What follows belongs to an exercise in optimizing a design on an open flow for a short achievable clock period and few clock cycles; a production flow would make more cautious choices.
The RTL was checked by simulation tests, not by an equivalence proof against the original design.
The series may have gaps, and a smaller design here may also do less where the tests do not look.

===== design/flow/config.mk =====
export PLATFORM = sky130hd
export DESIGN_NAME = RISC_V_pp
export DESIGN_NICKNAME = RISC_V_pp
export VERILOG_FILES = /design/flow/design.v
export SDC_FILE = /design/flow/constraint.sdc
export NUM_CORES = 4
export LEC_CHECK = 0
export CAP_MARGIN = 20
export CORE_MARGIN = 2
export CORE_UTILIZATION = 40
export SLEW_MARGIN = 20

===== design/flow/constraint.sdc =====
create_clock -name core_clock -period 150.0 [get_ports {clk}]
set_input_delay 30.0000 -clock core_clock [delete_from_list [all_inputs] [get_ports {clk}]]
set_output_delay 30.0000 -clock core_clock [all_outputs]
set_load 0.01 [all_outputs]

===== design/flow/design.v =====
module mux (
    input sel,
    input signed [31:0] A, B,
    output signed [31:0] Mux_out
);
assign Mux_out = sel ? B : A;
endmodule
module mux3 (
    input  wire [1:0] sel,
    input  wire signed [31:0] A,    
    input  wire signed [31:0] B,    
    input  wire signed [31:0] C,    
    output reg signed [31:0] mux_out
);
    always @(*) begin
        case (sel)
            2'b00: mux_out = A;  
            2'b01: mux_out = B;  
            2'b10: mux_out = C;  
            default: mux_out = A;
        endcase
    end
endmodule
module adder (
    input signed [31:0] in_1,
    input signed [31:0] in_2,
    output signed [31:0] sum_out
);
assign sum_out = in_1 + in_2;
endmodule
module PCplus4 (
    input signed [31:0] PC_in,
    output signed [31:0] PC_out
);
assign PC_out = PC_in + 4;
endmodule
module and_logic (
    input branch,
    input zero,
    output and_out
);
    assign and_out = branch & zero;
endmodule
module or_logic (
    input jump_IDEX,
    input and_out,
    output or_out
);
    assign or_out = jump_IDEX | and_out;
endmodule
module program_counter (
    input clk,
    input rst_n,
    input PCWrite,
    input signed [31:0] PC_in,
    output reg signed [31:0] PC_out
);
always @(posedge clk or negedge rst_n) begin
    if (!rst_n) begin
        PC_out <= 32'h0000000;
    end else begin
        if (PCWrite) begin
            PC_out <= PC_in;
        end else begin
            PC_out <= PC_out;
        end
    end
end
endmodule
module register_file (
    input clk,
    input rst_n,
    input regWrite,
    input [4:0] rs1, rs2, rd,
    input signed [31:0] write_Data,
    output signed [31:0] read_data1, read_data2
);
    reg signed [31:0] registers [0:31];
    integer i;
    always @(posedge clk or negedge rst_n) begin
        if (!rst_n) begin
            begin
                registers[0] <= 0;
                registers[1] <= 4;
                registers[2] <= 120;
                registers[3] <= 2;
                registers[4] <= 4;
                registers[5] <= 1;
                registers[6] <= 14;
                registers[7] <= 4;
                registers[8] <= 24;
                registers[9] <= 12;
                registers[10] <= 23;
                registers[11] <= 4;
                registers[12] <= 90;
                registers[13] <= 10;
                registers[14] <= 1000;
                registers[15] <= 30;
                registers[16] <= 40;
                registers[17] <= 50;
                registers[18] <= 60;
                registers[19] <= 70;
                registers[20] <= 80;
                registers[21] <= 80;
                registers[22] <= 90;
                registers[23] <= 70;
                registers[24] <= 60;
                registers[25] <= 65;
                registers[26] <= 4;
                registers[27] <= 32;
                registers[28] <= 12;
                registers[29] <= 34;
                registers[30] <= 5;
                registers[31] <= 10;
            end
        end else begin
            if (regWrite && (rd != 5'd0)) begin
                registers[rd] <= write_Data;
            end
        end
    end
    assign read_data1 = (regWrite && (rd != 0) && (rd == rs1)) ? write_Data : registers[rs1];
    assign read_data2 = (regWrite && (rd != 0) && (rd == rs2)) ? write_Data : registers[rs2];
endmodule
module immediate_gen (
    input [31:0] instruction,
    output reg signed [31:0] ImmExt
);
wire [6:0] opCode;
assign opCode = instruction[6:0];
always @(*) begin
    case (opCode)
        7'b0000011, 7'b0010011: 
            ImmExt = {{20{instruction[31]}}, instruction[31:20]};   
        7'b0100011: 
            ImmExt = {{20{instruction[31]}}, instruction[31:25], instruction[11:7]};  
        7'b1100011: 
            ImmExt = {{20{instruction[31]}}, instruction[7], instruction[30:25], instruction[11:8], 1'b0};  
        7'b1101111:
            ImmExt = {{12{instruction[31]}}, instruction[19:12], instruction[20], instruction[30:21], 1'b0};  
        default:                                             
            ImmExt = 32'b0;
    endcase
end
endmodule
module control_unit (
    input [6:0] instruction,
    output reg branch, memRead, memWrite, ALUSrc, regWrite, jump,
    output reg [1:0] ALUOp, memToReg
);
always @(*) begin
    case (instruction)
        7'b0110011 : {ALUSrc, memToReg, regWrite, memRead, memWrite, branch, jump, ALUOp} = 10'b0_00_1_0_0_0_0_10;      
        7'b0010011 : {ALUSrc, memToReg, regWrite, memRead, memWrite, branch, jump, ALUOp} = 10'b1_00_1_0_0_0_0_10;      
        7'b0000011 : {ALUSrc, memToReg, regWrite, memRead, memWrite, branch, jump, ALUOp} = 10'b1_01_1_1_0_0_0_00;      
        7'b0100011 : {ALUSrc, memToReg, regWrite, memRead, memWrite, branch, jump, ALUOp} = 10'b1_00_0_0_1_0_0_00;      
        7'b1100011 : {ALUSrc, memToReg, regWrite, memRead, memWrite, branch, jump, ALUOp} = 10'b0_00_0_0_0_1_0_01;      
        7'b1101111 : {ALUSrc, memToReg, regWrite, memRead, memWrite, branch, jump, ALUOp} = 10'b0_10_1_0_0_0_1_00;      
        default: {ALUSrc, memToReg, regWrite, memRead, memWrite, branch, jump, ALUOp} = 10'b0000000000;
    endcase
end
endmodule
module hazard_detection_unit (
    input  wire        MemRead_IDEX,
    input  wire [4:0]  rs1_IFID,
    input  wire [4:0]  rs2_IFID,
    input  wire [4:0]  rd_IDEX,
    output reg         PCWrite,
    output reg         Write_IFID,
    output reg         control_mux_sel,
    output wire        lwStall
);
    always @(*) begin
        if (MemRead_IDEX && ((rd_IDEX == rs1_IFID) || (rd_IDEX == rs2_IFID))) begin
            PCWrite         = 0;   
            Write_IFID      = 0;   
            control_mux_sel = 1;   
        end else begin
            PCWrite         = 1;
            Write_IFID      = 1;
            control_mux_sel = 0;
        end
    end
    assign lwStall = MemRead_IDEX && ((rd_IDEX == rs1_IFID) || (rd_IDEX == rs2_IFID));
endmodule
module forwarding_unit (
    input [4:0] rs1_IDEX,
    input [4:0] rs2_IDEX,
    input [4:0] rd_EXMEM,
    input [4:0] rd_MEMWB,
    input       RegWrite_EXMEM,
    input       RegWrite_MEMWB,
    output reg [1:0] ForwardA,
    output reg [1:0] ForwardB
);
    always @(*) begin
        if (RegWrite_EXMEM & (rd_EXMEM != 0) & (rd_EXMEM == rs1_IDEX)) begin
            ForwardA = 2'b10;
        end else if (RegWrite_MEMWB & (rd_MEMWB != 0) & !(RegWrite_EXMEM & (rd_EXMEM != 0) & (rd_EXMEM == rs1_IDEX)) & (rd_MEMWB == rs1_IDEX)) begin
            ForwardA = 2'b01;
        end else 
            ForwardA = 2'b00;
        if (RegWrite_EXMEM & (rd_EXMEM != 0) & (rd_EXMEM == rs2_IDEX)) begin
            ForwardB = 2'b10;
        end else if (RegWrite_MEMWB && (rd_MEMWB != 0) & !(RegWrite_EXMEM & (rd_EXMEM != 0) & (rd_EXMEM == rs2_IDEX)) & (rd_MEMWB == rs2_IDEX)) begin
            ForwardB = 2'b01;
        end else
            ForwardB = 2'b00;
    end
endmodule
module alu_control (
    input [1:0] ALUOp_in,
    input [31:0] instruction,
    output reg [3:0] ALUControl_out
);
wire [6:0] func7;
wire [2:0] func3;
wire [6:0] opcode;
assign func7 = instruction[31:25];
assign func3 = instruction[14:12];
assign opcode = instruction[6:0];
always @(*) begin
    casex ({ALUOp_in, func7, func3, opcode})
        19'b1x_0000001_000_0110011 : ALUControl_out = 4'b0011;   
        19'b1x_0000001_100_0110011 : ALUControl_out = 4'b0100;   
        19'b1x_0000000_000_0110011 : ALUControl_out = 4'b0010;   
        19'b1x_0100000_000_0110011 : ALUControl_out = 4'b0110;   
        19'b1x_0000000_110_0110011 : ALUControl_out = 4'b0000;   
        19'b1x_0000000_111_0110011 : ALUControl_out = 4'b0001;   
        19'b1x_xxxxxxx_000_0010011 : ALUControl_out = 4'b0010;   
        19'b1x_xxxxxxx_110_0010011 : ALUControl_out = 4'b0000;   
        19'b1x_xxxxxxx_111_0010011 : ALUControl_out = 4'b0001;   
        19'b00_xxxxxxx_xxx_0000011 : ALUControl_out = 4'b0010;   
        19'b00_xxxxxxx_xxx_0100011 : ALUControl_out = 4'b0010;   
        19'bx1_xxxxxxx_xxx_1100011 : ALUControl_out = 4'b0110;   
        default: ALUControl_out = 4'b0000;
    endcase
end
endmodule
module alu_unit (
    input signed [31:0] A, B, 
    input [3:0] control_in, 
    output reg signed [31:0] ALU_result, 
    output reg zero
);
always @(*) begin
    ALU_result = 32'b0;
    zero = 0;
    case (control_in)
        4'b0000: begin   
            ALU_result = A | B;
        end
        4'b0001: begin   
            ALU_result = A & B;
        end
        4'b0010: begin   
            ALU_result = A + B;
        end
        4'b0011: begin   
            ALU_result = A * B;
        end
        4'b0100: begin   
            if (B == 0)
                ALU_result = -32'sd1;                   
            else if (A == 32'sh80000000 && B == -32'sd1)
                ALU_result = 32'sh80000000;             
            else
                ALU_result = A / B;
        end
        4'b0110: begin   
            ALU_result = A - B;
            if (A == B)
                zero = 1;
        end
        default: begin
            ALU_result = 32'b0;
            zero = 0;
        end
    endcase
end
endmodule
module branch_taken (
    input  [2:0] funct3,         
    input  [31:0] rs1,           
    input  [31:0] rs2,           
    output reg taken             
);
    always @(*) begin
        case (funct3)
            3'b000: taken = (rs1 == rs2);                        
            3'b001: taken = (rs1 != rs2);                        
            3'b100: taken = ($signed(rs1) < $signed(rs2));       
            3'b101: taken = ($signed(rs1) >= $signed(rs2));      
            3'b110: taken = (rs1 < rs2);                         
            3'b111: taken = (rs1 >= rs2);                        
            default: taken = 1'b0;                               
        endcase
    end
endmodule
module IF_hazard (
    input clk,
    input rst_n,
    input PCSrc_IF,
    input signed [31:0] PCTarget_IF,
    input PCWrite,
    input Write_IFID,
    input flush_IF,
    output [31:0] imem_addr,
    input  [31:0] imem_rdata,
    output [31:0] Instruc_IFID,
    output signed [31:0] PC_IFID,
    output signed [31:0] PC_plus4_IFID
);
    wire signed [31:0] PC_next, PC_current, PC_plus4;
    wire [31:0] instruction_fetched;
    reg signed [31:0] IFID_PC;
    reg [31:0] IFID_PCPlus4;
    reg [31:0] IFID_Instruction;
    mux pc_mux (
        .sel(PCSrc_IF),
        .A(PC_plus4),
        .B(PCTarget_IF),
        .Mux_out(PC_next)
    );
    program_counter PC_counter (
        .clk(clk),
        .rst_n(rst_n),
        .PCWrite(PCWrite),
        .PC_in(PC_next),
        .PC_out(PC_current)
    );
    assign imem_addr = PC_current;
    assign instruction_fetched = imem_rdata;
    PCplus4 pc_add (
        .PC_in(PC_current),
        .PC_out(PC_plus4)
    );
    always @(posedge clk or negedge rst_n) begin
        if (!rst_n) begin
            IFID_Instruction <= 32'b0;
            IFID_PC <= 32'b0;
            IFID_PCPlus4 <= 32'b0;
        end else if (flush_IF) begin
            IFID_Instruction <= 32'b0;
            IFID_PC <= 32'b0;
            IFID_PCPlus4 <= 32'b0;
        end else begin
            if (Write_IFID) begin
                IFID_Instruction <= instruction_fetched;
                IFID_PC <= PC_current;
                IFID_PCPlus4 <= PC_plus4;
            end else begin
                IFID_Instruction <= IFID_Instruction;
                IFID_PC <= IFID_PC;
                IFID_PCPlus4 <= IFID_PCPlus4;
            end
        end
    end
    assign Instruc_IFID    = IFID_Instruction;
    assign PC_IFID         = IFID_PC;
    assign PC_plus4_IFID   = IFID_PCPlus4;
endmodule
module ID_hazard (
    input wire clk,
    input wire rst_n,
    input wire [31:0] Instruc_IFID,
    input wire signed [31:0] PC_IFID,
    input wire signed [31:0] PC_plus4_IFID,
    input wire signed [31:0] write_Data,
    input wire [4:0] rd,
    input wire RegWrite,
    input wire control_mux_sel,
    input wire flush_ID,
    output reg signed [31:0] read_data1_IDEX,
    output reg signed [31:0] read_data2_IDEX,
    output reg signed [31:0] PC_IDEX,
    output reg signed [31:0] PC_plus4_IDEX,
    output reg signed [31:0] imm_IDEX,
    output reg [31:0] instruc_IDEX,
    output reg [4:0]  rd_IDEX,
    output reg        branch_IDEX,
    output reg        memRead_IDEX,
    output reg [1:0]  mem2reg_IDEX,
    output reg        memWrite_IDEX,
    output reg        ALUSrc_IDEX,
    output reg        RegWrite_IDEX,
    output reg        jump_IDEX,
    output reg [1:0]  ALUOp_IDEX
); 
    wire signed [31:0] read_data1_IDEX_reg;
    wire signed [31:0] read_data2_IDEX_reg;
    wire signed [31:0] imm_IDEX_reg;
    wire [1:0] ALUOp_ID;
    wire regWrite_ID;
    wire ALUSrc_ID;
    wire branch_ID;
    wire [1:0] mem2reg_ID;
    wire memWrite_ID;
    wire jump_ID;
    wire memRead_ID;
    wire [1:0] ALUOp_real;
    wire [1:0] memToReg_real;
    wire jump_real;
    wire regWrite_real;
    wire ALUSrc_real;
    wire branch_real;
    wire memWrite_real;
    wire memRead_real;
    wire [9:0] control_signals_real;   
    wire [9:0] control_signals_muxed;  
    register_file reg_file_ID(.clk(clk), 
                                .rst_n(rst_n), 
                                .regWrite(RegWrite), 
                                .rs1(Instruc_IFID[19:15]), 
                                .rs2(Instruc_IFID[24:20]), 
                                .rd(rd), 
                                .write_Data(write_Data), 
                                .read_data1(read_data1_IDEX_reg), 
                                .read_data2(read_data2_IDEX_reg));
    immediate_gen imm_gen_ID(.instruction(Instruc_IFID),
                                .ImmExt(imm_IDEX_reg));
    control_unit control_u(.instruction(Instruc_IFID[6:0]),
                                .branch(branch_real),
                                .memRead(memRead_real),
                                .memToReg(memToReg_real),
                                .memWrite(memWrite_real),
                                .ALUSrc(ALUSrc_real),
                                .regWrite(regWrite_real),
                                .jump(jump_real),
                                .ALUOp(ALUOp_real));
    assign control_signals_real = {ALUSrc_real, memToReg_real, regWrite_real,
                                memRead_real, memWrite_real, branch_real, jump_real, ALUOp_real};
    assign control_signals_muxed = control_mux_sel ? 10'b0000000000 : control_signals_real;
    assign ALUSrc_ID    = control_signals_muxed[9];
    assign mem2reg_ID   = control_signals_muxed[8:7];
    assign regWrite_ID  = control_signals_muxed[6];
    assign memRead_ID   = control_signals_muxed[5];
    assign memWrite_ID  = control_signals_muxed[4];
    assign branch_ID    = control_signals_muxed[3];
    assign jump_ID      = control_signals_muxed[2];
    assign ALUOp_ID     = control_signals_muxed[1:0];
    always @(posedge clk or negedge rst_n) begin
        if (!rst_n) begin
            read_data1_IDEX <= 0;
            read_data2_IDEX <= 0;
            imm_IDEX        <= 0;
            PC_IDEX         <= 0;
            PC_plus4_IDEX   <= 0;
            instruc_IDEX    <= 0;
            rd_IDEX         <= 0;
            branch_IDEX     <= 0;
            memRead_IDEX    <= 0;
            mem2reg_IDEX    <= 0;
            memWrite_IDEX   <= 0;
            ALUSrc_IDEX     <= 0;
            RegWrite_IDEX   <= 0;
            jump_IDEX       <= 0;
            ALUOp_IDEX      <= 0;
        end else if (flush_ID) begin
            read_data1_IDEX <= 0;
            read_data2_IDEX <= 0;
            imm_IDEX        <= 0;
            PC_IDEX         <= 0;
            PC_plus4_IDEX   <= 0;
            instruc_IDEX    <= 0;
            rd_IDEX         <= 0;
            branch_IDEX     <= 0;
            memRead_IDEX    <= 0;
            mem2reg_IDEX    <= 0;
            memWrite_IDEX   <= 0;
            ALUSrc_IDEX     <= 0;
            RegWrite_IDEX   <= 0;
            jump_IDEX       <= 0;
            ALUOp_IDEX      <= 0;
        end else begin
            read_data1_IDEX <= read_data1_IDEX_reg;
            read_data2_IDEX <= read_data2_IDEX_reg;
            imm_IDEX        <= imm_IDEX_reg;
            PC_IDEX         <= PC_IFID;
            PC_plus4_IDEX   <= PC_plus4_IFID;
            instruc_IDEX    <= Instruc_IFID;
            rd_IDEX         <= Instruc_IFID[11:7];
            branch_IDEX     <= branch_ID;
            memRead_IDEX    <= memRead_ID;
            mem2reg_IDEX    <= mem2reg_ID;
            memWrite_IDEX   <= memWrite_ID;
            ALUSrc_IDEX     <= ALUSrc_ID;
            RegWrite_IDEX   <= regWrite_ID;
            jump_IDEX       <= jump_ID;
            ALUOp_IDEX      <= ALUOp_ID;
        end
    end
endmodule
module EX_hazard (
    input clk,
    input rst_n,
    input signed [31:0] read_data1_IDEX,
    input signed [31:0] read_data2_IDEX,
    input signed [31:0] PC_IDEX,
    input signed [31:0] PC_plus4_IDEX,
    input signed [31:0] imm_IDEX,
    input [31:0] instruc_IDEX,
    input [4:0]  rd_IDEX,
    input branch_IDEX,
    input memRead_IDEX,
    input [1:0] mem2reg_IDEX,
    input memWrite_IDEX,
    input ALUSrc_IDEX,
    input RegWrite_IDEX,
    input jump_IDEX,
    input [1:0] ALUOp_IDEX,
    input signed [31:0] memData_Out_MEM,
    input signed [31:0] alu_result_EXMEM,
    input [1:0] ForwardA,
    input [1:0] ForwardB,
    output wire signed [31:0] PC_EXMEM,
    output reg signed [31:0] PC_plus4_EXMEM,
    output reg signed [31:0] read_Address_EXMEM,
    output reg signed [31:0] write_Data_EXMEM,
    output reg [4:0] rd_EXMEM,
    output wire PCSrc,
    output reg memRead_EXMEM,
    output reg memWrite_EXMEM,
    output reg [1:0] mem2reg_EXMEM,
    output reg RegWrite_EXMEM
);
    wire signed [31:0] alu_result_ex;
    wire signed [31:0] mux_ex;
    wire signed [31:0] mux3_1_ex;
    wire signed [31:0] mux3_2_ex;
    wire [3:0]  ALUControl_out;
    wire        zero_ex;
    wire        and_out;
    wire        taken;
    branch_taken ex_branch(
        .funct3(instruc_IDEX[14:12]),
        .rs1(mux3_1_ex),  
        .rs2(mux3_2_ex),  
        .taken(taken)
    );
    and_logic ex_and(.branch(branch_IDEX),
                        .zero(taken),
                        .and_out(and_out));
    or_logic ex_or(.jump_IDEX(jump_IDEX),
                    .and_out(and_out),
                    .or_out(PCSrc));
    adder ex_add(.in_1(imm_IDEX),
                .in_2(PC_IDEX),
                .sum_out(PC_EXMEM));
    mux3 ex_mux1(.sel(ForwardA),
                .A(read_data1_IDEX),
                .B(memData_Out_MEM),
                .C(alu_result_EXMEM),
                .mux_out(mux3_1_ex));
    mux3 ex_mux2(.sel(ForwardB),
                .A(read_data2_IDEX),
                .B(memData_Out_MEM),
                .C(alu_result_EXMEM),
                .mux_out(mux3_2_ex));
    mux ex_mux(.sel(ALUSrc_IDEX),
                .A(mux3_2_ex),
                .B(imm_IDEX),
                .Mux_out(mux_ex));
    alu_control ex_alu_control(.ALUOp_in(ALUOp_IDEX),
                                .instruction(instruc_IDEX),
                                .ALUControl_out(ALUControl_out));
    alu_unit ex_alu_unit(.A(mux3_1_ex),
                        .B(mux_ex),
                        .control_in(ALUControl_out),
                        .ALU_result(alu_result_ex),
                        .zero(zero_ex));
    always @(posedge clk or negedge rst_n) begin
        if (!rst_n) begin
            read_Address_EXMEM <= 0;
            write_Data_EXMEM <= 0;
            PC_plus4_EXMEM <= 0;
            rd_EXMEM <= 0;
            memRead_EXMEM <= 0;
            memWrite_EXMEM <= 0;
            mem2reg_EXMEM <= 0;
            RegWrite_EXMEM <= 0;
        end else begin
            read_Address_EXMEM <= alu_result_ex;
            write_Data_EXMEM <= mux3_2_ex;
            PC_plus4_EXMEM <= PC_plus4_IDEX;
            rd_EXMEM <= rd_IDEX;
            memRead_EXMEM <= memRead_IDEX;
            memWrite_EXMEM <= memWrite_IDEX;
            mem2reg_EXMEM <= mem2reg_IDEX;
            RegWrite_EXMEM <= RegWrite_IDEX;
        end
    end
endmodule
module MEM_stage (
    input clk,
    input rst_n,
    input signed [31:0] read_Address_EXMEM,
    input signed [31:0] write_Data_EXMEM,
    input [4:0] rd_EXMEM,
    input signed [31:0] PC_plus4_EXMEM,
    input memRead_EXMEM,
    input memWrite_EXMEM,
    input [1:0] mem2reg_EXMEM,
    input RegWrite_EXMEM,
    output [31:0] dmem_addr,
    output [31:0] dmem_wdata,
    output        dmem_we,
    input  [31:0] dmem_rdata,
    output reg signed [31:0] memData_Out_MEMWB,
    output reg signed [31:0] read_Address_MEMWB,
    output reg [4:0] rd_MEMWB,
    output reg signed [31:0] PC_plus4_MEMWB,  
    output reg [1:0] mem2reg_MEMWB,
    output reg RegWrite_MEMWB
);
    wire signed [31:0] memData_Out;
    assign dmem_addr  = read_Address_EXMEM;
    assign dmem_wdata = write_Data_EXMEM;
    assign dmem_we    = memWrite_EXMEM;
    assign memData_Out = (memRead_EXMEM) ? dmem_rdata : 32'b00;
    always @(posedge clk or negedge rst_n) begin
        if (!rst_n) begin
            memData_Out_MEMWB <= 0;
            read_Address_MEMWB <= 0;
            rd_MEMWB <= 0;
            PC_plus4_MEMWB <= 0;
            mem2reg_MEMWB <= 0;
            RegWrite_MEMWB <= 0;
        end else begin
            memData_Out_MEMWB <= memData_Out;
            read_Address_MEMWB <= read_Address_EXMEM;
            rd_MEMWB <= rd_EXMEM;
            PC_plus4_MEMWB <= PC_plus4_EXMEM;
            mem2reg_MEMWB <= mem2reg_EXMEM;
            RegWrite_MEMWB <= RegWrite_EXMEM;
        end
    end
endmodule
module WB_stage (
    input signed [31:0] memData_Out_MEMWB,
    input signed [31:0] read_Address_MEMWB,
    input signed [31:0] PC_plus4_MEMWB,
    input        [1:0]  mem2reg_MEMWB,
    output signed [31:0] memData_Out_MEM
);
    mux3 wb_mux(.sel(mem2reg_MEMWB),
                .A(read_Address_MEMWB),
                .B(memData_Out_MEMWB),
                .C(PC_plus4_MEMWB),
                .mux_out(memData_Out_MEM));
endmodule
module RISC_V_pp (
    input clk,
    input rst_n,
    output [31:0] imem_addr,
    input  [31:0] imem_rdata,
    output [31:0] dmem_addr,
    output [31:0] dmem_wdata,
    output        dmem_we,
    input  [31:0] dmem_rdata
);
    wire [31:0] Instruc_IFID;
    wire signed [31:0] PC_IFID;
    wire signed [31:0] read_data1_IDEX;
    wire signed [31:0] read_data2_IDEX;
    wire signed [31:0] PC_IDEX;
    wire signed [31:0] PC_plus4_IDEX;
    wire signed [31:0] imm_IDEX;
    wire [31:0] instruc_IDEX;
    wire [4:0]  rd_IDEX;
    wire        branch_IDEX;
    wire        memRead_IDEX;
    wire [1:0]  mem2reg_IDEX;
    wire        memWrite_IDEX;
    wire        ALUSrc_IDEX;
    wire        RegWrite_IDEX;
    wire        jump_IDEX;
    wire [1:0]  ALUOp_IDEX;
    wire signed [31:0] PC_EXMEM;
    wire signed [31:0] PC_plus4_EXMEM;
    wire signed [31:0] read_Address_EXMEM;
    wire signed [31:0] write_Data_EXMEM;
    wire [4:0]  rd_EXMEM;
    wire        memRead_EXMEM;
    wire        memWrite_EXMEM;
    wire [1:0]  mem2reg_EXMEM;
    wire        RegWrite_EXMEM;
    wire signed [31:0] memData_Out_MEMWB;
    wire signed [31:0] ALU_result_MEMWB;
    wire signed [31:0] PC_plus4_MEMWB;
    wire [4:0]  rd_MEMWB;
    wire        PCSrc;
    wire [1:0]  mem2reg_MEMWB;
    wire        RegWrite_MEMWB;
    wire signed [31:0] memData_Out_MEM;
    wire signed [31:0] alu_result_EXMEM;
    wire PCWrite;
    wire Write_IFID;
    wire signed [31:0] PC_plus4_IFID;
    wire control_mux_sel;
    wire [1:0] ForwardA;
    wire [1:0] ForwardB;
    wire lwStall;
    wire flush_ID;
    wire flush_IF;
    IF_hazard instruction_fetch(.clk(clk),
                                .rst_n(rst_n),
                                .PCSrc_IF(PCSrc),
                                .PCWrite(PCWrite),
                                .Write_IFID(Write_IFID),
                                .PCTarget_IF(PC_EXMEM),
                                .flush_IF(flush_IF),
                                .imem_addr(imem_addr),
                                .imem_rdata(imem_rdata),
                                .Instruc_IFID(Instruc_IFID),
                                .PC_IFID(PC_IFID),
                                .PC_plus4_IFID(PC_plus4_IFID));
    hazard_detection_unit hazard_det_unit(.MemRead_IDEX(memRead_IDEX),
                                        .rs1_IFID(Instruc_IFID[19:15]),
                                        .rs2_IFID(Instruc_IFID[24:20]),
                                        .rd_IDEX(rd_IDEX),
                                        .PCWrite(PCWrite),
                                        .Write_IFID(Write_IFID),
                                        .control_mux_sel(control_mux_sel),
                                        .lwStall(lwStall));
    assign flush_IF = PCSrc;
    assign flush_ID = lwStall | PCSrc;
    ID_hazard instruction_decode(.clk(clk),
                                .rst_n(rst_n),
                                .Instruc_IFID(Instruc_IFID),
                                .PC_IFID(PC_IFID),
                                .PC_plus4_IFID(PC_plus4_IFID),
                                .write_Data(memData_Out_MEM),
                                .rd(rd_MEMWB),
                                .RegWrite(RegWrite_MEMWB),
                                .control_mux_sel(control_mux_sel),
                                .flush_ID(flush_ID),
                                .read_data1_IDEX(read_data1_IDEX),
                                .read_data2_IDEX(read_data2_IDEX),
                                .PC_IDEX(PC_IDEX),
                                .PC_plus4_IDEX(PC_plus4_IDEX),
                                .imm_IDEX(imm_IDEX),
                                .instruc_IDEX(instruc_IDEX),
                                .rd_IDEX(rd_IDEX),
                                .branch_IDEX(branch_IDEX),
                                .memRead_IDEX(memRead_IDEX),
                                .mem2reg_IDEX(mem2reg_IDEX),
                                .memWrite_IDEX(memWrite_IDEX),
                                .ALUSrc_IDEX(ALUSrc_IDEX),
                                .RegWrite_IDEX(RegWrite_IDEX),
                                .jump_IDEX(jump_IDEX),
                                .ALUOp_IDEX(ALUOp_IDEX));
    forwarding_unit forward(.rs1_IDEX(instruc_IDEX[19:15]),
                            .rs2_IDEX(instruc_IDEX[24:20]),
                            .rd_EXMEM(rd_EXMEM),
                            .rd_MEMWB(rd_MEMWB),
                            .RegWrite_EXMEM(RegWrite_EXMEM),
                            .RegWrite_MEMWB(RegWrite_MEMWB),
                            .ForwardA(ForwardA),
                            .ForwardB(ForwardB));
    EX_hazard execute(.clk(clk),
                    .rst_n(rst_n),
                    .read_data1_IDEX(read_data1_IDEX),
                    .read_data2_IDEX(read_data2_IDEX),
                    .PC_IDEX(PC_IDEX),
                    .PC_plus4_IDEX(PC_plus4_IDEX),
                    .imm_IDEX(imm_IDEX),
                    .instruc_IDEX(instruc_IDEX),
                    .rd_IDEX(rd_IDEX),
                    .branch_IDEX(branch_IDEX),
                    .memRead_IDEX(memRead_IDEX),
                    .mem2reg_IDEX(mem2reg_IDEX),
                    .memWrite_IDEX(memWrite_IDEX),
                    .ALUSrc_IDEX(ALUSrc_IDEX),
                    .RegWrite_IDEX(RegWrite_IDEX),
                    .jump_IDEX(jump_IDEX),
                    .ALUOp_IDEX(ALUOp_IDEX),
                    .memData_Out_MEM(memData_Out_MEM),
                    .alu_result_EXMEM(alu_result_EXMEM),
                    .ForwardA(ForwardA),
                    .ForwardB(ForwardB),
                    .PC_EXMEM(PC_EXMEM),
                    .read_Address_EXMEM(read_Address_EXMEM),
                    .write_Data_EXMEM(write_Data_EXMEM),
                    .rd_EXMEM(rd_EXMEM),
                    .PC_plus4_EXMEM(PC_plus4_EXMEM),
                    .PCSrc(PCSrc),
                    .memRead_EXMEM(memRead_EXMEM),
                    .memWrite_EXMEM(memWrite_EXMEM),
                    .mem2reg_EXMEM(mem2reg_EXMEM),
                    .RegWrite_EXMEM(RegWrite_EXMEM));
    assign alu_result_EXMEM = read_Address_EXMEM;
    MEM_stage memory(.clk(clk),
                    .rst_n(rst_n),
                    .read_Address_EXMEM(read_Address_EXMEM),
                    .write_Data_EXMEM(write_Data_EXMEM),
                    .rd_EXMEM(rd_EXMEM),
                    .PC_plus4_EXMEM(PC_plus4_EXMEM),
                    .memRead_EXMEM(memRead_EXMEM),
                    .memWrite_EXMEM(memWrite_EXMEM),
                    .mem2reg_EXMEM(mem2reg_EXMEM),
                    .RegWrite_EXMEM(RegWrite_EXMEM),
                    .dmem_addr(dmem_addr),
                    .dmem_wdata(dmem_wdata),
                    .dmem_we(dmem_we),
                    .dmem_rdata(dmem_rdata),
                    .memData_Out_MEMWB(memData_Out_MEMWB),
                    .read_Address_MEMWB(ALU_result_MEMWB),
                    .rd_MEMWB(rd_MEMWB),
                    .PC_plus4_MEMWB(PC_plus4_MEMWB),
                    .mem2reg_MEMWB(mem2reg_MEMWB),
                    .RegWrite_MEMWB(RegWrite_MEMWB));
    WB_stage write_back(.memData_Out_MEMWB(memData_Out_MEMWB),
                        .read_Address_MEMWB(ALU_result_MEMWB),
                        .PC_plus4_MEMWB(PC_plus4_MEMWB),
                        .mem2reg_MEMWB(mem2reg_MEMWB),
                        .memData_Out_MEM(memData_Out_MEM));
endmodule

===== design/flow/run.sh =====
#!/bin/bash
# synth_recipe.tcl (not shown) runs the flow's synth.tcl, then flattens the netlist and writes it again
# the make line also repeats each setting of config.mk as NAME=value (left out here)
make -C /OpenROAD-flow-scripts/flow DESIGN_CONFIG=/design/flow/config.mk WORK_HOME=/design/flow/orfs CLKGATE_MAP_FILE= SYNTH_SCRIPT=/design/flow/synth_recipe.tcl finish

==> summary.md, run 1 <==
| Metric | Value |
|---|---|
| Status | timing/DRC/antenna clean |
| Slew headroom | 12.7% |
| Synth Flop Type | dfrtp_1 |
| Hold Path End | execute.PC_plus4_EXMEM[23]$_DFF_PN0_ |
| Synth Area in Adders | around 15% |
| Crit path top cell by count | o21a_1 |
| Total gr overflow | 0 |
| Drt pass-1 iters | 7 |
| Mapped cell area | 119000 µm² |
| CTS tree | built |
| Final setup TNS | 0 ns |
| Pre-CTS setup slack | 41.60 ns |
| Top sig layer | met5 |
| Vias/cell | 6.50 |
| Inverters | 800 |
| Clock buffer count | roughly 260 |
| Number of enable flip-flop cells after synthesis | 0 |
| Met2 Use GR | 50.8% |
| Crit path DAT | 112.03 ns |
| Cell family with most CP delay | compound AO/OA/AOI/OAI gates |
| Reg2Reg Capture Point | execute.read_Address_EXMEM[27]$_DFF_PN0_ |
| First-pass GRT wire length | approximately 820000 µm |
| Flip-flop count of the largest register after layout | between 1000 and 1500 |
| Post-Syn Nets | about 15000 |
| Iter 0 DRT Violations | 17400 |
| Largest stage delay, worst path | 0.91 ns |
| Largest family of logic cells by synthesized area | compound AO/OA/AOI/OAI gates |
| Seq/total area | 29.2% |
| Hold Crit Class | flop to flop |
| Clk slew on worst S/H paths | roughly 0.06 ns |
| Vias in the first global route | between 100k and 150k |
| HPWL after DPL | 395000 µm |
| Total track usage | 37.8% |
| Nets | 15300 |
| Synth cell types | 117 |
| GPL Wtd Cong | 1.05 |
| Area Growth Syn to Fin | 11.5% |
| Setup slack after layout | ~39 ns |
| TritonCTS sink count | 1545 |
| Setup slack, reg-to-reg | ~39 ns |
| Kind of critical path | flop to flop |
Testbench counts for the RTL of run 1, summed over its fixed seeds: cycles 33,368.
Fig. 1: run 1, pin map
Pins as bars across the die edge, other pins in grey.
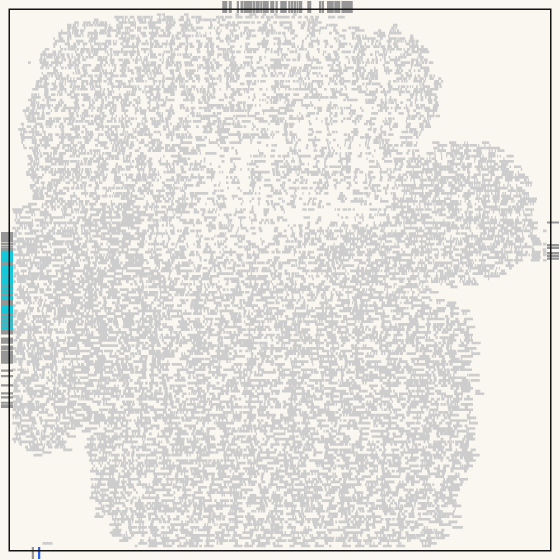
colour	port	pins	direction	edge
blue	rst_n	1	input	south
cyan	dmem_rdata	32	input	west
Die Span X: 550 µm
I/O Buffers: 162
Die Y: 550 µm

Fig. 2: run 1, supply voltage drop heat map
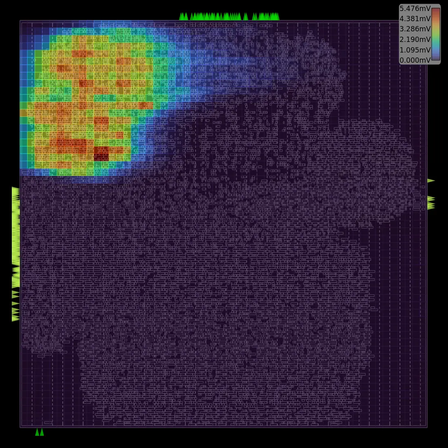

Fig. 3: run 1, top view of the die
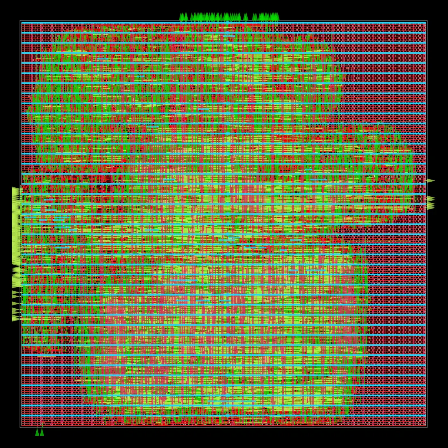
die area: 302000 µm²
Finished Cell Area: 133000 µm²
IO Pins: 163
row cnt: 200
Core Util, Final: 44.8%

Fig. 4: run 1, signal wires on met1
Scale bar: 200 µm.
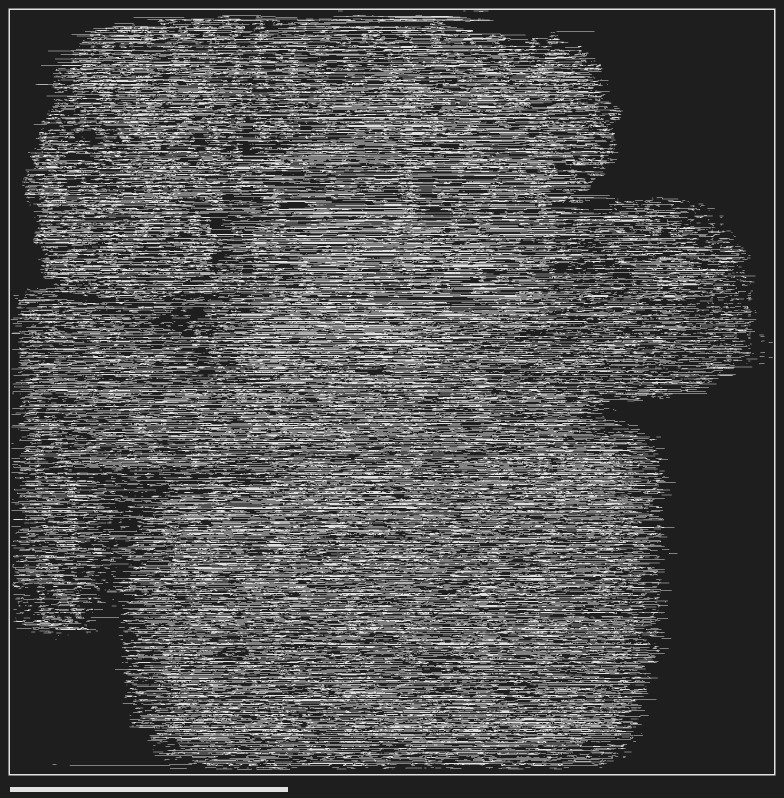
longest straight run	148 µm
share of all routed wire	40%
wire length on this layer	234 mm
main direction	horizontal
nets with wire on the layer	14466
Routed WL: 586000 µm
routed vias: 118000
met1 usage: 51.6%

## Run 2: files that changed since run 1, shown whole
==> design/flow/design.v <==
module rv_dec (
    input  [31:0] ins,
    output [4:0]  rs1,
    output [4:0]  rs2,
    output [4:0]  rd,
    output        use1,      
    output        use2,      
    output        wr,        
    output        simple,    
    output        is_mul,
    output        is_div,
    output        is_lw,
    output        is_sw,
    output        is_br,
    output        is_jal,
    output        use_imm,   
    output        op_sub,
    output        op_logic,  
    output        op_and,
    output [31:0] imm,       
    output [31:0] boff       
);
    wire [6:0] op = ins[6:0];
    wire [2:0] f3 = ins[14:12];
    wire is_r  = (op == 7'b0110011);
    wire is_i  = (op == 7'b0010011);
    assign is_lw  = (op == 7'b0000011);
    assign is_sw  = (op == 7'b0100011);
    assign is_br  = (op == 7'b1100011);
    assign is_jal = (op == 7'b1101111);
    assign is_mul = is_r &  ins[25] & ~f3[2];
    assign is_div = is_r &  ins[25] &  f3[2];
    assign simple = (is_r & ~ins[25]) | is_i;
    assign rs1 = ins[19:15];
    assign rs2 = ins[24:20];
    assign rd  = ins[11:7];
    assign use1 = is_r | is_i | is_lw | is_sw | is_br;
    assign use2 = is_r | is_sw | is_br;
    assign wr   = (is_r | is_i | is_lw | is_jal) & (rd != 5'd0);
    assign use_imm  = is_i | is_lw | is_sw;
    assign op_sub   = is_r & ins[30];
    assign op_logic = f3[2];
    assign op_and   = f3[0];
    assign imm  = is_sw ? {{20{ins[31]}}, ins[31:25], ins[11:7]}
                        : {{20{ins[31]}}, ins[31:20]};
    assign boff = is_jal ? {{12{ins[31]}}, ins[19:12], ins[20], ins[30:21], 1'b0}
                         : {{20{ins[31]}}, ins[7], ins[30:25], ins[11:8], 1'b0};
endmodule
module rv_brc (
    input  [2:0]  f3,
    input  [31:0] a,
    input  [31:0] b,
    output        taken
);
    wire eq  = (a == b);
    wire ltu = (a < b);
    wire lt  = ($signed(a) < $signed(b));
    assign taken = f3[2] ? ((f3[1] ? ltu : lt) ^ f3[0]) : (eq ^ f3[0]);
endmodule
module RISC_V_pp (
    input clk,
    input rst_n,
    output [31:0] imem_addr,
    input  [31:0] imem_rdata,
    output [31:0] dmem_addr,
    output [31:0] dmem_wdata,
    output        dmem_we,
    input  [31:0] dmem_rdata
);
    localparam [31:0] LIM  = 32'd64;   
    localparam        DUAL = 1;        
    localparam        DS   = 11;       
    localparam        DC   = 3;        
    localparam [1023:0] RST = {
        32'd10, 32'd5, 32'd34, 32'd12, 32'd32, 32'd4, 32'd65, 32'd60,
        32'd70, 32'd90, 32'd80, 32'd80, 32'd70, 32'd60, 32'd50, 32'd40,
        32'd30, 32'd1000, 32'd10, 32'd90, 32'd4, 32'd23, 32'd12, 32'd24,
        32'd4, 32'd14, 32'd1, 32'd4, 32'd2, 32'd120, 32'd4, 32'd0};
    integer k;
    genvar g;
    reg  [31:0] fpc;                  
    reg  [31:0] fr_d, fr_pc;          
    reg         fr_v;
    reg  [31:0] c_d [0:31];           
    reg  [24:0] c_t [0:31];           
    reg  [31:0] c_v;                  
    reg  [31:0] epc;                  
    reg  [31:0] dm_addr, dm_wdata;    
    reg         dm_we;
    reg         m_ld;                 
    reg  [4:0]  m_rd;
    reg  [31:0] ld_q;                 
    reg         ld_v;
    reg  [4:0]  ld_rd;
    reg         dv_busy;              
    reg  [1:0]  dv_cnt;
    reg  [4:0]  dv_rd;
    reg         dv_neg;
    reg  [31:0] dv_r, dv_aq, dv_b;
    assign imem_addr  = fpc;
    assign dmem_addr  = dm_addr;
    assign dmem_wdata = dm_wdata;
    assign dmem_we    = dm_we;
    wire [31:0] rfq [0:31];
    assign rfq[0] = 32'd0;
    wire        w0, w1, dv_w;
    wire [4:0]  rd0, rd1;
    wire [31:0] v0, v1, dv_res;
    generate
        for (g = 1; g < 32; g = g + 1) begin : RF
            reg [31:0] r;
            always @(posedge clk or negedge rst_n) begin
                if (!rst_n)
                    r <= RST[g*32 +: 32];
                else if (w1 && rd1 == g)
                    r <= v1;
                else if (w0 && rd0 == g)
                    r <= v0;
                else if (ld_v && ld_rd == g)
                    r <= ld_q;
                else if (dv_w && dv_rd == g)
                    r <= dv_res;
            end
            assign rfq[g] = r;
        end
    endgenerate
    function [31:0] rdv;
        input [4:0] rs;
        input [31:0] q;
        begin
            if (ld_v && ld_rd == rs && rs != 5'd0) rdv = ld_q;
            else rdv = q;
        end
    endfunction
    wire [31:0] pc0 = epc;
    wire [31:0] pc1 = epc + 32'd4;
    wire fr_h0 = fr_v && (fr_pc[31:2] == pc0[31:2]);
    wire fr_h1 = fr_v && (fr_pc[31:2] == pc1[31:2]);
    wire c_h0  = c_v[pc0[6:2]] && (c_t[pc0[6:2]] == pc0[31:7]);
    wire c_h1  = c_v[pc1[6:2]] && (c_t[pc1[6:2]] == pc1[31:7]);
    wire h0 = fr_h0 | c_h0;
    wire h1 = fr_h1 | c_h1;
    wire [31:0] ins0 = fr_h0 ? fr_d : c_d[pc0[6:2]];
    wire [31:0] ins1 = fr_h1 ? fr_d : c_d[pc1[6:2]];
    wire [4:0] rs1_0, rs2_0, rs1_1, rs2_1;
    wire u1_0, u2_0, wr0, sim0, mul0, div0, lw0, sw0, br0, jal0, ui0, sub0, lg0, and0;
    wire u1_1, u2_1, wr1, sim1, mul1, div1, lw1, sw1, br1, jal1, ui1, sub1, lg1, and1;
    wire [31:0] imm0, boff0, imm1, boff1;
    rv_dec dec0 (.ins(ins0), .rs1(rs1_0), .rs2(rs2_0), .rd(rd0), .use1(u1_0), .use2(u2_0),
                 .wr(wr0), .simple(sim0), .is_mul(mul0), .is_div(div0), .is_lw(lw0),
                 .is_sw(sw0), .is_br(br0), .is_jal(jal0), .use_imm(ui0), .op_sub(sub0),
                 .op_logic(lg0), .op_and(and0), .imm(imm0), .boff(boff0));
    rv_dec dec1 (.ins(ins1), .rs1(rs1_1), .rs2(rs2_1), .rd(rd1), .use1(u1_1), .use2(u2_1),
                 .wr(wr1), .simple(sim1), .is_mul(mul1), .is_div(div1), .is_lw(lw1),
                 .is_sw(sw1), .is_br(br1), .is_jal(jal1), .use_imm(ui1), .op_sub(sub1),
                 .op_logic(lg1), .op_and(and1), .imm(imm1), .boff(boff1));
    wire [31:0] a0  = rdv(rs1_0, rfq[rs1_0]);
    wire [31:0] b0r = rdv(rs2_0, rfq[rs2_0]);
    wire [31:0] b0  = ui0 ? imm0 : b0r;
    wire [31:0] sum0 = sub0 ? (a0 - b0) : (a0 + b0);
    wire [31:0] alu0 = lg0 ? (and0 ? (a0 & b0) : (a0 | b0)) : sum0;
    wire [31:0] mulr0 = a0 * b0;
    wire [31:0] ea0 = a0 + imm0;
    wire [31:0] tgt0 = pc0 + boff0;
    wire cond0;
    rv_brc brc0 (.f3(ins0[14:12]), .a(a0), .b(b0r), .taken(cond0));
    wire haz_m0 = m_ld && ((u1_0 && rs1_0 == m_rd) || (u2_0 && rs2_0 == m_rd));
    wire haz_d0 = dv_busy && (div0 || (dv_rd != 5'd0) &&
                  ((u1_0 && rs1_0 == dv_rd) || (u2_0 && rs2_0 == dv_rd) || (wr0 && rd0 == dv_rd)));
    wire iss0 = h0 && !haz_m0 && !haz_d0;
    wire tk0  = iss0 && (jal0 || (br0 && cond0));
    wire dep1a = wr0 && u1_1 && (rs1_1 == rd0);
    wire dep1b = wr0 && u2_1 && (rs2_1 == rd0);
    wire [31:0] a1  = dep1a ? alu0 : rdv(rs1_1, rfq[rs1_1]);
    wire [31:0] b1r = dep1b ? alu0 : rdv(rs2_1, rfq[rs2_1]);
    wire [31:0] b1  = ui1 ? imm1 : b1r;
    wire [31:0] sum1 = sub1 ? (a1 - b1) : (a1 + b1);
    wire [31:0] alu1 = lg1 ? (and1 ? (a1 & b1) : (a1 | b1)) : sum1;
    wire [31:0] mulr1 = a1 * b1;
    wire [31:0] ea1 = a1 + imm1;
    wire [31:0] tgt1 = pc1 + boff1;
    wire cond1;
    rv_brc brc1 (.f3(ins1[14:12]), .a(a1), .b(b1r), .taken(cond1));
    wire haz_m1 = m_ld && ((u1_1 && rs1_1 == m_rd) || (u2_1 && rs2_1 == m_rd));
    wire haz_d1 = dv_busy && (dv_rd != 5'd0) &&
                  ((u1_1 && rs1_1 == dv_rd) || (u2_1 && rs2_1 == dv_rd) || (wr1 && rd1 == dv_rd));
    wire mem0 = lw0 | sw0;
    wire mem1 = lw1 | sw1;
    wire iss1 = (DUAL != 0) && iss0 && !tk0 && h1 && !haz_m1 && !haz_d1 &&
                !(mem0 && mem1) && !div0 && !div1 && !((dep1a || dep1b) && !sim0);
    wire tk1  = iss1 && (jal1 || (br1 && cond1));
    assign w0 = iss0 && wr0 && !lw0 && !div0;
    assign w1 = iss1 && wr1 && !lw1;
    assign v0 = jal0 ? pc1 : (mul0 ? mulr0 : alu0);
    assign v1 = jal1 ? (pc1 + 32'd4) : (mul1 ? mulr1 : alu1);
    wire [31:0] tgt = tk0 ? tgt0 : tgt1;
    wire        tk  = tk0 | tk1;
    wire [31:0] epc_n = !iss0 ? epc : tk0 ? tgt0 : !iss1 ? pc1 : tk1 ? tgt1 : (epc + 32'd8);
    wire t_h = (fr_v && (fr_pc[31:2] == tgt[31:2])) ||
               (c_v[tgt[6:2]] && (c_t[tgt[6:2]] == tgt[31:7])) ||
               (fpc[31:2] == tgt[31:2]);
    wire [31:0] ahead = fpc - epc;
    wire fetch_en = (ahead < LIM);
    always @(posedge clk or negedge rst_n) begin
        if (!rst_n) begin
            fpc   <= 32'd0;
            fr_v  <= 1'b0;
            fr_d  <= 32'd0;
            fr_pc <= 32'd0;
            c_v   <= 32'd0;
            epc   <= 32'd0;
        end else begin
            fr_d  <= imem_rdata;
            fr_pc <= fpc;
            fr_v  <= fetch_en;
            if (fr_v) c_v[fr_pc[6:2]] <= 1'b1;
            if (tk && !t_h)
                fpc <= tgt;
            else if (!h0 && (fpc[31:2] != epc[31:2]))
                fpc <= epc;
            else if (fetch_en)
                fpc <= fpc + 32'd4;
            epc <= epc_n;
        end
    end
    always @(posedge clk) begin
        if (fr_v) begin
            c_d[fr_pc[6:2]] <= fr_d;
            c_t[fr_pc[6:2]] <= fr_pc[31:7];
        end
    end
    wire ldst0 = iss0 && mem0;
    wire ldst1 = iss1 && mem1;
    wire kill_m = (w0 && rd0 == m_rd) || (iss1 && wr1 && rd1 == m_rd);
    wire kill_0 = iss1 && wr1 && (rd1 == rd0);
    always @(posedge clk or negedge rst_n) begin
        if (!rst_n) begin
            dm_we    <= 1'b0;
            dm_addr  <= 32'd0;
            dm_wdata <= 32'd0;
            m_ld     <= 1'b0;
            m_rd     <= 5'd0;
            ld_v     <= 1'b0;
            ld_rd    <= 5'd0;
            ld_q     <= 32'd0;
        end else begin
            ld_q  <= dmem_rdata;
            ld_v  <= m_ld && !kill_m;
            ld_rd <= m_rd;
            if (ldst0) begin
                dm_we    <= sw0;
                dm_addr  <= ea0;
                dm_wdata <= b0r;
                m_ld     <= lw0 && wr0 && !kill_0;
                m_rd     <= rd0;
            end else if (ldst1) begin
                dm_we    <= sw1;
                dm_addr  <= ea1;
                dm_wdata <= b1r;
                m_ld     <= lw1 && wr1;
                m_rd     <= rd1;
            end else begin
                dm_we    <= 1'b0;
                m_ld     <= 1'b0;
            end
        end
    end
    wire dv_start = iss0 && div0;
    wire [31:0] abs_a = a0[31] ? (32'd0 - a0) : a0;
    wire [31:0] abs_b = b0r[31] ? (32'd0 - b0r) : b0r;
    reg [31:0] st_r, st_aq;
    reg [32:0] st_t;
    always @(*) begin
        st_r  = dv_r;
        st_aq = dv_aq;
        for (k = 0; k < DS; k = k + 1) begin
            if (dv_cnt * DS + k < 32) begin
                st_t = {st_r, st_aq[31]} - {1'b0, dv_b};
                if (!st_t[32]) begin
                    st_r  = st_t[31:0];
                    st_aq = {st_aq[30:0], 1'b1};
                end else begin
                    st_r  = {st_r[30:0], st_aq[31]};
                    st_aq = {st_aq[30:0], 1'b0};
                end
            end
        end
    end
    wire dv_last = dv_busy && (dv_cnt == DC - 1);
    assign dv_w   = dv_last && (dv_rd != 5'd0);
    assign dv_res = dv_neg ? (32'd0 - st_aq) : st_aq;
    always @(posedge clk or negedge rst_n) begin
        if (!rst_n) begin
            dv_busy <= 1'b0;
            dv_cnt  <= 2'd0;
            dv_rd   <= 5'd0;
            dv_neg  <= 1'b0;
            dv_r    <= 32'd0;
            dv_aq   <= 32'd0;
            dv_b    <= 32'd0;
        end else if (dv_start) begin
            dv_busy <= 1'b1;
            dv_cnt  <= 2'd0;
            dv_rd   <= rd0;
            dv_neg  <= (a0[31] ^ b0r[31]) && (b0r != 32'd0);
            dv_r    <= 32'd0;
            dv_aq   <= abs_a;
            dv_b    <= abs_b;
        end else if (dv_busy) begin
            dv_r    <= st_r;
            dv_aq   <= st_aq;
            dv_cnt  <= dv_cnt + 2'd1;
            if (dv_last) dv_busy <= 1'b0;
        end
    end
endmodule
==> run 2 against run 1 <==
  * The run now fails in global routing
  * Synthesized cell count rose by 120%
  * Area after synthesis rose by 130%
==> summary.md, run 2 <==
| Metric | Value |
|---|---|
| GPL Wtd Cong | 1.50 |
| Cell Area, Placed | around 310000 µm² |
| H-tree levels | 5 |
| Met1 usage | 91.5% |
| Mux share of post-synthesis cell area | 9.97% |
| HPWL after DPL | 1980000 µm |
| Post-Syn Nets | between 30000 and 40000 |
| Yosys warnings | 1 |
| #FFs+latches synth | 3187 |
| Post-CTS setup buffer count | 0 |
| Die Y | 840 µm |
| Asr flop ratio synth | 42.8% |
| Total track usage | 91.1% |
| Pre-CTS setup slack | roughly 91 ns |
| Vias in the first global route | 379000 |
| Largest net degree at the start of global routing | roughly 130 |
| Synth Flop Type | edfxtp_1 |
| Number of enable flip-flop cells after synthesis | approximately 1800 |
| Row cnt | 307 |
| Total gr overflow | 18300 |
| Post-CTS sizing | 0 |
| Failed at | global routing |
| Dpl cells | just over 40000 |
| IO Pins | about 160 |
| Synth cell count leaders | nand2_1 (4007), nor2_1 (2275), a21oi_1 (2184) |
| First-pass GRT wire length | 4380000 µm |
| Area contributors post-synth | edfxtp_1 (20%), dfrtp_1 (12%), mux4_2 (6.5%) |
| Synth cell types | 160 |
| Met3 usage | 85.7% |
| Synth Area in Compound Gates | 23.0% |
| Synth Area in Adders | between 10 and 15% |
| Post-synth top area cell | edfxtp_1 |
| Largest family of logic cells by synthesized area | compound AO/OA/AOI/OAI gates |
| Mapped cell area | 280000 µm² |
| TritonCTS sink count | 3187 |
| Count leader, synth | nand2_1 |
| I/O Buffers | around 160 |
| Log Error | [ERROR GRT-0116] Global routing finished with congestion. Check the congestion regions in the DRC Viewer. |
| Die Span X | 840 µm |
| Met2 Use GR | 99.4% |
| Status | stopped before the end |
| Root Driver | clkbuf_16 |
| Post-synthesis xor/xnor area fraction | under 10% |
| Register area share after synthesis | 31.8% |
| CTS buffer count | 393 |
Testbench counts for the RTL of run 2, summed over its fixed seeds: cycles 19,422.

-- afterwards: timing with drivers on the ports --
The results above use ideal ports. As a check the final layout listed here was re-extracted and re-timed, cells and wires unchanged.
Step 1 sets driving cells, clkbuf_16 on the clock port and buf_2 on the other inputs (assumed; they add their load-dependent delay and slew).
Step 2 moves the port delays by t, midway between the first and last clock arrival at a register: inputs arrive t later, outputs are due t later. That takes back most of the time a late clock gives input paths.
a / b / c = ideal ports / drivers / drivers and shift; a / b = the first two.
run: run 1
shift t [ns]: 0.980
slack for setup (ns): 38.743 / 38.743 / 38.743
latest minus earliest clock arrival (ns): 0.081 / 0.081
worst slew at a driven data input, ns: 0.11
cell pins on the clock port's net: 1
After both steps run 1 still meets setup and hold. The setup slack of run 1 moves by 0.000 ns with the drivers and by 0.000 ns with both steps.
